Context: an optimization exercise on an open-source flow, tuned for small area. The choices shown serve that exercise and are no tape-out recipe.
Only simulation tests tie the RTL to the original design; equivalence was not proved.

Wires after detailed routing:
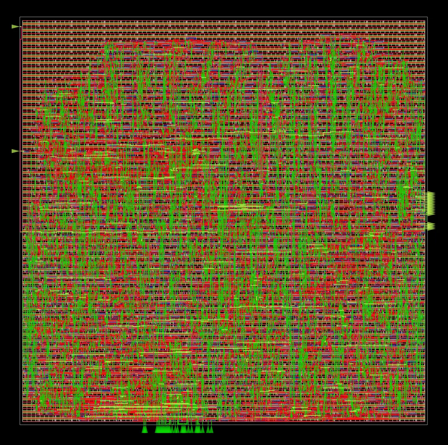
Pin placement:
Bar = 100 um. Pins as bars across the die edge, other pins in grey.
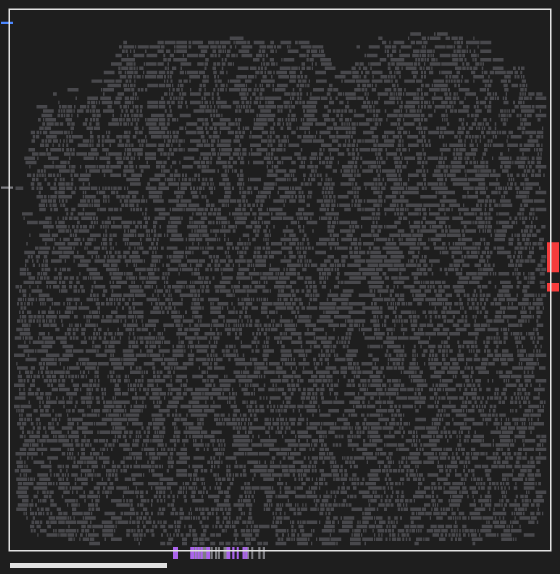
Full-chip view from the flow's report step:
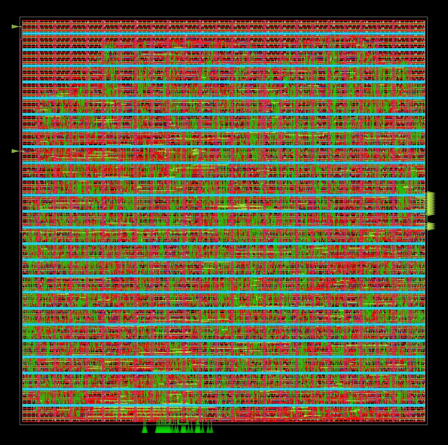
Where the registers sit:
Other sequential cells in the stronger grey, the rest of the logic in the fainter grey.
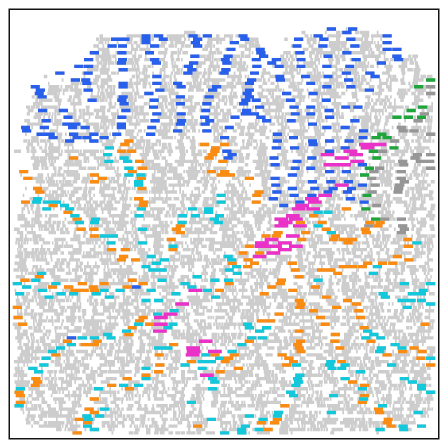
Met1 routing:
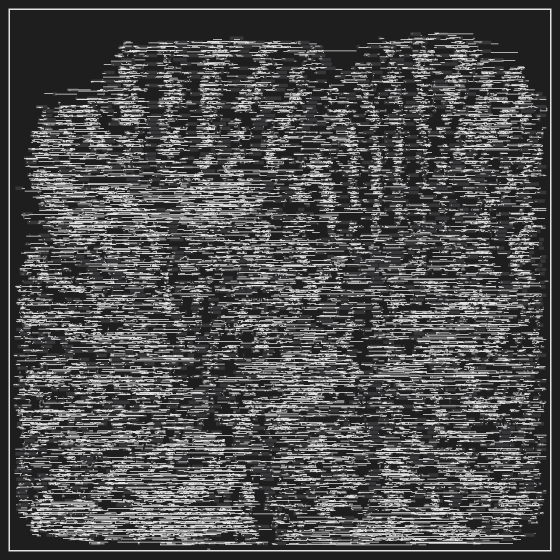
### flow/run.sh
#!/bin/bash
# synth_recipe.tcl (not shown) runs the flow's synth.tcl, then flattens the netlist and writes it again
# the make line also repeats each setting of config.mk as NAME=value (left out here)
make -C /OpenROAD-flow-scripts/flow DESIGN_CONFIG=/design/flow/config.mk WORK_HOME=/design/flow/orfs CLKGATE_MAP_FILE= SYNTH_SCRIPT=/design/flow/synth_recipe.tcl finish
### flow/config.mk
export PLATFORM = sky130hd
export DESIGN_NAME = Top
export DESIGN_NICKNAME = Top
export VERILOG_FILES = /design/flow/design.v
export SDC_FILE = /design/flow/constraint.sdc
export NUM_CORES = 4
export LEC_CHECK = 0
export CAP_MARGIN = 20
export CORE_MARGIN = 2
export CORE_UTILIZATION = 50
export SLEW_MARGIN = 20
### flow/constraint.sdc
create_clock -name core_clock -period 5.0 [get_ports {clk}]
set_input_delay 1.0000 -clock core_clock [delete_from_list [all_inputs] [get_ports {clk}]]
set_output_delay 1.0000 -clock core_clock [all_outputs]
set_load 0.01 [all_outputs]
### flow/design.v
module glue_logic_input  ( 
    input logic signed [15:0] x_re,  
    input logic signed [15:0] x_im,
    input logic signed [17:0] z_in, 
    output logic signed [15:0] x_out_cordic, 
    output logic signed [15:0] y_out_cordic, 
    output logic signed [17:0] z_out_cordic, 
    output logic [2:0] quadrant_out
);
always_comb begin
    z_out_cordic = z_in;
    case ({x_re[15], x_im[15]})  
        2'b00: begin  
            x_out_cordic = x_re;
            y_out_cordic = x_im;
            quadrant_out = 3'd1;
        end
        2'b01: begin  
            x_out_cordic = -x_im;
            y_out_cordic = x_re;
            quadrant_out = 3'd4;
        end
        2'b10: begin  
            x_out_cordic = x_im;
            y_out_cordic = -x_re;
            quadrant_out = 3'd2;
        end
        2'b11: begin  
            x_out_cordic = -x_re;
            y_out_cordic = -x_im;
            quadrant_out = 3'd3;
        end
    endcase
end
endmodule
module cordic #(parameter MODE = 1) (
    input logic clk,
    input logic reset,
    input logic signed [15:0] x_in,
    input logic signed [15:0] y_in,
    input logic signed [17:0] z_in,
    input logic [2:0] quadrant_in,
    output logic signed [15:0] x_out,
    output logic signed [15:0] y_out,
    output logic signed [17:0] z_out,
    output logic [2:0] quadrant_out
);
    logic signed [17:0] arctan_LUT [14:0];
      assign arctan_LUT[0] = 12867;  
      assign arctan_LUT[1] = 7596;
      assign arctan_LUT[2] = 4013;   
      assign arctan_LUT[3] = 2037;   
      assign arctan_LUT[4] = 1022;  
      assign arctan_LUT[5] = 511;    
      assign arctan_LUT[6] = 255;   
      assign arctan_LUT[7] = 127;   
      assign arctan_LUT[8] = 63;    
      assign arctan_LUT[9] = 31;     
      assign arctan_LUT[10] = 15;   
      assign arctan_LUT[11] = 7;  
      assign arctan_LUT[12] = 3;     
      assign arctan_LUT[13] = 1;    
      assign arctan_LUT[14] = 0;    
    logic signed [17:0] x_comb [14:0];
    logic signed [17:0] y_comb [14:0];
    logic signed [17:0] z_comb [14:0];
    logic [2:0] quadrant_comb [14:0];
    logic signed [15:0] x_next [14:0];
    logic signed [15:0] y_next [14:0]; 
    logic signed [17:0] z_next [14:0];
    logic [2:0] quadrant_next [14:0];
    logic signed [1:0] sigma [14:0];
    logic signed [15:0] x_shift[14:0];
    logic signed [15:0] y_shift[14:0];
    always_comb begin   
        x_comb[0] = x_in;
        y_comb[0] = y_in;
        z_comb[0] = z_in;
        quadrant_comb[0] = quadrant_in;
        for (int i = 0; i < 15; i++) begin
            if (MODE == 0) begin  
                if (z_next[i] >= 0) begin 
                    sigma[i] = 1;
                end
                else sigma[i] = -1;
            end
            else begin  
                if (y_next[i] < 0) begin
                    sigma[i] = 1;
                end
                else sigma[i] = -1;
            end
            x_shift[i] = x_next[i] >>> i;
            y_shift[i] = y_next[i] >>> i;
            x_comb[i+1] = x_next[i] - sigma[i] * (y_shift[i]);
            y_comb[i+1] = y_next[i] + sigma[i] * (x_shift[i]);
            z_comb[i+1] = z_next[i] - sigma[i] * arctan_LUT[i];
            quadrant_comb[i+1] = quadrant_next[i];
        end
    end
    assign x_out = x_next[14];
    assign y_out = y_next[14];
    assign z_out = z_next[14];
    assign quadrant_out = quadrant_next[14];
    always_ff @(posedge clk) begin
        if (reset) begin
            for (int i = 0; i < 15; i++) begin
                x_next[i] <= 0;
                y_next[i] <= 0;
                z_next[i] <= 0;
            end
        end 
        else begin
            for (int i = 0; i < 15; i++) begin
                x_next[i] <= x_comb[i];
                y_next[i] <= y_comb[i];
                z_next[i] <= z_comb[i];
                quadrant_next[i] <= quadrant_comb[i];
            end
        end
    end
endmodule
module glue_logic_output (
    input clk, reset,
    input logic signed [15:0] x_in_cordic,  
    input logic signed [17:0] z_in_cordic,  
    input logic [2:0] quadrant_in,
    output logic signed [17:0] theta,  
    output logic signed [15:0] amplitude
);
logic signed [17:0] theta_comb;
localparam signed PI = 51472;  
always_ff @(posedge clk) begin
    if (reset) begin
        theta <= 0;
        amplitude <= 0;
    end
    else begin
        theta <= theta_comb;
        amplitude <= x_in_cordic;
    end
end
always_comb begin
    case (quadrant_in)
        3'd1: begin  
            theta_comb = z_in_cordic;
        end
        3'd2: begin  
            theta_comb = z_in_cordic + PI/2;
        end
        3'd3: begin  
            theta_comb = z_in_cordic - PI;  
        end
        3'd4: begin  
            theta_comb = z_in_cordic - PI/2;  
        end
        default: begin  
            theta_comb = z_in_cordic;
        end
    endcase
end
endmodule
module delta_phase (
    input clk, reset,
    input logic signed [17:0] theta,
    output logic signed [17:0] delta_theta
);
logic signed [17:0] theta_prev;
always_ff @(posedge clk) begin
    if (reset) begin
        theta_prev <= 0;
        delta_theta <= 0;
    end
    else begin
        delta_theta <= theta - theta_prev;
        theta_prev <= theta;
    end
end
endmodule
module wrap_delta_phase (
    input logic signed [17:0] delta_theta,
    output logic signed [17:0] f_inst
);
localparam signed [17:0] PI = 51472;  
localparam signed [17:0] TWO_PI = 102944;
always_comb begin
    if (delta_theta > PI) begin
        f_inst = delta_theta - TWO_PI;
    end
    else if (delta_theta < -PI) begin
        f_inst = delta_theta + TWO_PI;
    end
    else begin
        f_inst = delta_theta;
    end
end
endmodule
module Top (
    input clk, reset,
    input logic signed [15:0] x_re,
    input logic signed [15:0] x_im,
    output logic signed [17:0] f_inst
);
logic signed [15:0] x_into_cordic;
logic signed [15:0] y_into_cordic;
logic signed [17:0] z_into_cordic;
logic [2:0] quadrant_into_cordic;
glue_logic_input glue_in (
    .x_re(x_re),
    .x_im(x_im),
    .z_in(0),
    .x_out_cordic(x_into_cordic),
    .y_out_cordic(y_into_cordic),
    .z_out_cordic(z_into_cordic),
    .quadrant_out(quadrant_into_cordic)
);
logic signed [15:0] x_out_cordic;
logic signed [15:0] y_out_cordic;
logic signed [17:0] z_out_cordic;
logic signed [2:0] quadrant_out_cordic;
cordic #(.MODE(1)) cordic_vectoring (
    .clk(clk),
    .reset(reset),
    .x_in(x_into_cordic),
    .y_in(y_into_cordic),
    .z_in(z_into_cordic),
    .quadrant_in(quadrant_into_cordic),
    .x_out(x_out_cordic),
    .y_out(y_out_cordic),
    .z_out(z_out_cordic),
    .quadrant_out(quadrant_out_cordic)
);
logic signed [17:0] theta;
logic signed [17:0] amplitude;
glue_logic_output glue_out (
    .clk(clk),
    .reset(reset),
    .x_in_cordic(x_out_cordic),
    .z_in_cordic(z_out_cordic),
    .quadrant_in(quadrant_out_cordic),
    .theta(theta),
    .amplitude(amplitude)
);
logic signed [17:0] delta_theta;
delta_phase delta_phase_inst (
    .clk(clk),
    .reset(reset),
    .theta(theta),
    .delta_theta(delta_theta)
);
wrap_delta_phase wrap_inst (
    .delta_theta(delta_theta),
    .f_inst(f_inst)
);
endmodule
==> summary.md <==
| Metric | Value |
|---|---|
| I/O Buffers | 51 |
| Hold depth | 0 |
| Xor/xnor cell area share of the yosys netlist | 0.0706 |
| Finish-stage setup viols | 0 |
| Crit path from | delta_phase_inst.delta_theta[5]$_SDFF_PP0_ |
| Worst hold start | cordic_vectoring.quadrant_next[6][2]$_DFFE_PN_ |
| Initial antenna violation count | 0 |
| Slew Viols, Final | 0 |
| CTS tree | done |
| Number of routed nets with antenna violations | 0 |
| Largest family of logic cells by synthesized area | adder cells |
| Syn Area/Cell | 8.56 sq um |
| Worst setup margin | 0.693 ns |
| Cell area after layout | 0.0624 sq mm |
| Synth Area in Adders | 0.262 |
| FF+latch count, synth | 741 |
| Max-cap violation count | 0 |
| Hold Worst Slack | 0.414 ns |
| Clock Sink Count | 741 |
| Main synth FF type | dfxtp_1 |
| R2R Setup Slk | 0.95 ns |
| Post-Layout Cell Count | 8246 |
| Starting Density | 0.503 |
| Critical path, cell by cell | nor3_1 -> nand4_1 -> nand4_1 -> a21oi_1 -> o21ai_0 -> xnor2_1 -> clkdlybuf4s50_1 |
| Max H-tree Level | 3 |
| Ranking of synthesized cells by area | dfxtp_1 (24%), ha_1 (17%), fa_1 (8.9%) |
| Proportion of synthesized chip area in sequential cells | 0.266 |
| Metal3 WL | 3510 um |
| Placed Instances | 8083 |
| CP Capture Point | f_inst[13] |
| Skew-Pair Late Insertion Delay | 0.67 ns |
| Max Fclk | 232 MHz |
| Number of top-level pins | 52 |
| Vias in the first global route | 44300 |
| Most common cell on crit path | nand4_1 |
| Final net count | 7745 |
| Core Box Area | 0.114 sq mm |
| Syn. warnings | 19 |
| Wire length per cell | 15.4 um |
| Area Overhead vs Synth | 8.50% |
| RR Endpoint | cordic_vectoring.y_next[13][15]$_SDFF_PP0_ |
| Met3 GRT Util | 0.0271 |
| Top cell type's share of synthesized area | 0.242 |
| Max Used Layer | met4 |
| Crit path max fanout | 14 |
| Largest area contributor in the netlist | dfxtp_1 |
| Worst r2r path cells | 16 |
| Busiest grt layer | met2 |
| Largest net degree at the start of global routing | 147 |
| Initial DRC Count | 2229 |
| Final Cycle Share | 0.861 |
| Worst r2r src | cordic_vectoring.y_next[12][15]$_SDFF_PP0_ |
| RSZ-0062 raised after global routing | no |
| Post-CTS sizing | 0 |
| Worst hold path class | register to register |
| Synth Area in Compound Gates | 0.168 |
| Worst slack, placed | 0.968 ns |
| # rows | 124 |
| Crit Path Class | register to output pin |
| Post-Syn Area | 0.0575 sq mm |
| Critical-path top delay cell | a21oi_1 |
| Grt met2 use | 0.397 |
| Buf/Inv on CP | 1 |
| Filler cells | 10600 |
| Worst setup EP type | output pin |
| Fraction of registers with async set/reset | 0 |
| Minimum clock period | 4.31 ns |
| Synth cell types | 87 |
| Gate family responsible for the most delay along the worst path | compound AO/OA/AOI/OAI gates |
| Drt drc | 0 |
| Inserted Clock Buffers | 87 |
| Final Hold Viols | 0 |
| GRT overflow | 0 |
| Area share of and/or/nand/nor cells after synthesis | 0.169 |
| DP Area | 0.0593 sq mm |
| Worst-path clk slew | 0.06 ns |
| Slew headroom | 0.338 |
| First-pass GRT wire length | 215000 um |
| Number of synthesized flops with an enable pin | 45 |
| Drt pass-1 iters | 5 |
| Status | complete, no violations |
| DR vias/cell | 5.45 |
| Hold Path Sink | cordic_vectoring.quadrant_next[7][2]$_DFFE_PN_ |
| Clock root buffer | clkbuf_16 |
| Cells after synthesis | 6716 |
| Number of diodes | 0 |
| Layout cells sized above 1 | 0.0388 |
-- 'wires after detailed routing' (at the start) --
met2 WL: 63100 um
wire length on met1: 58100 um
Tot GR Track Use: 0.218
final wirelength: 127000 um

-- 'pin placement' (at the start) --
x_re: in purple, pins 16, direction input, edge south. clk: in blue, pins 1, direction input, edge west. f_inst: in red, pins 18, direction output, edge east.

-- 'full-chip view from the flow's report step' (at the start) --
die area: 0.118 sq mm
Die X: 343 um
final core occ: 0.546

-- 'where the registers sit' (at the start) --
cordic_vectoring.x_next: in cyan, placed flops 196. glue_out.theta: in green, placed flops 18. cordic_vectoring.y_next: in orange, placed flops 209. cordic_vectoring.z_next: in blue, placed flops 237. cordic_vectoring.quadrant_next: in magenta, placed flops 45.

-- 'met1 routing' (at the start) --
The wires run mostly horizontal. The longest straight run is 74.5 um. 7441 nets have wire on it. The layer carries 58.1 mm of wire.
met1 Use GR: 0.274
routed via count: 44900

==> cells in the final DEF (no fill, tap or decap), types with 17 or more instances in the layout <==
cell	n
nor2_1	956
ha_1	794
dfxtp_1	696
inv_1	618
a21oi_1	422
o21ai_0	281
nand2_1	273
xnor2_1	265
fa_1	255
xor2_1	198
a21o_1	197
nor3_1	195
nor2b_1	159
nand3_1	98
clkbuf_16	87
o21a_1	84
a31oi_1	82
nand2b_1	71
o21bai_1	68
and3_1	58
a211oi_1	57
clkdlybuf4s50_1	50
edfxtp_1	45
or3_1	44
nor3b_1	39
and2_1	37
nand4_1	34
or2_2	29
a21boi_0	29
a221oi_1	29
buf_4	26
mux2_2	25
o31ai_1	25
o41ai_1	24
nor4_1	20
o211ai_1	19
clkinv_2	17
==> state kept, by name, summed over array words and instances, names as in the netlist <==
| name | cells |
|---|---|
| glue_out.theta | 18 |
| delta_phase_inst.delta_theta | 18 |
| delta_phase_inst.theta_prev | 18 |
| cordic_vectoring.y_next | 209 |
| cordic_vectoring.x_next | 196 |
| cordic_vectoring.z_next | 237 |
| cordic_vectoring.quadrant_next | 45 |
==> final cells by class <==
cell class	count	area, sq um	area share
inverter	619	2330	0.0373
clock inverter	50	631	0.0101
timing repair buffer	82	811	0.0130
sequential	741	15300	0.245
tap	1512	1890	0.0303
clock buffer	113	2410	0.0387
multi-input combinational	5129	39000	0.625
==> logic make-up (layout without fill, tap and decap cells) <==
kind of cell	Yosys count	in the layout
AND/OR/NAND/NOR	2073	2073
AO/OA/AOI/OAI	1493	1493
adder cells (fa/ha/maj)	1051	1051
buffers and inverters	852	864
flip-flops	741	741
XOR/XNOR	463	463
multiplexers	42	42
other	1	7
==> cell usage after synthesis, types with 159 or more instances <==
master / n
a21o_1: 197
a21oi_1: 422
clkbuf_1: 213
dfxtp_1: 696
fa_1: 255
ha_1: 796
inv_1: 619
nand2_1: 273
nor2_1: 956
nor2b_1: 159
nor3_1: 195
o21ai_0: 281
xnor2_1: 265
xor2_1: 198

-- port drivers added, routing unchanged --
How much do the figures lean on ideal ports? The routed layout below was timed once more, with nothing changed but the port constraints. Step 1 sets driving cells, clkbuf_16 on the clock port and buf_2 on the other inputs (assumed; they add their load-dependent delay and slew). Step 2 also shifts input and output timing later by t, the mid clock arrival at the registers, as if the neighbouring blocks saw the same clock. Three values: ideal, step 1, step 2; two values: the first two.
shift t [ns]: 0.731
slack for setup (ns): 0.693 / 0.627 / 0.950
worst register clock-pin slew, ns: 0.07 / 0.07
After both steps this run still meets setup and hold. The setup slack of this run moves by -0.066 ns with the drivers and by +0.257 ns with both steps.
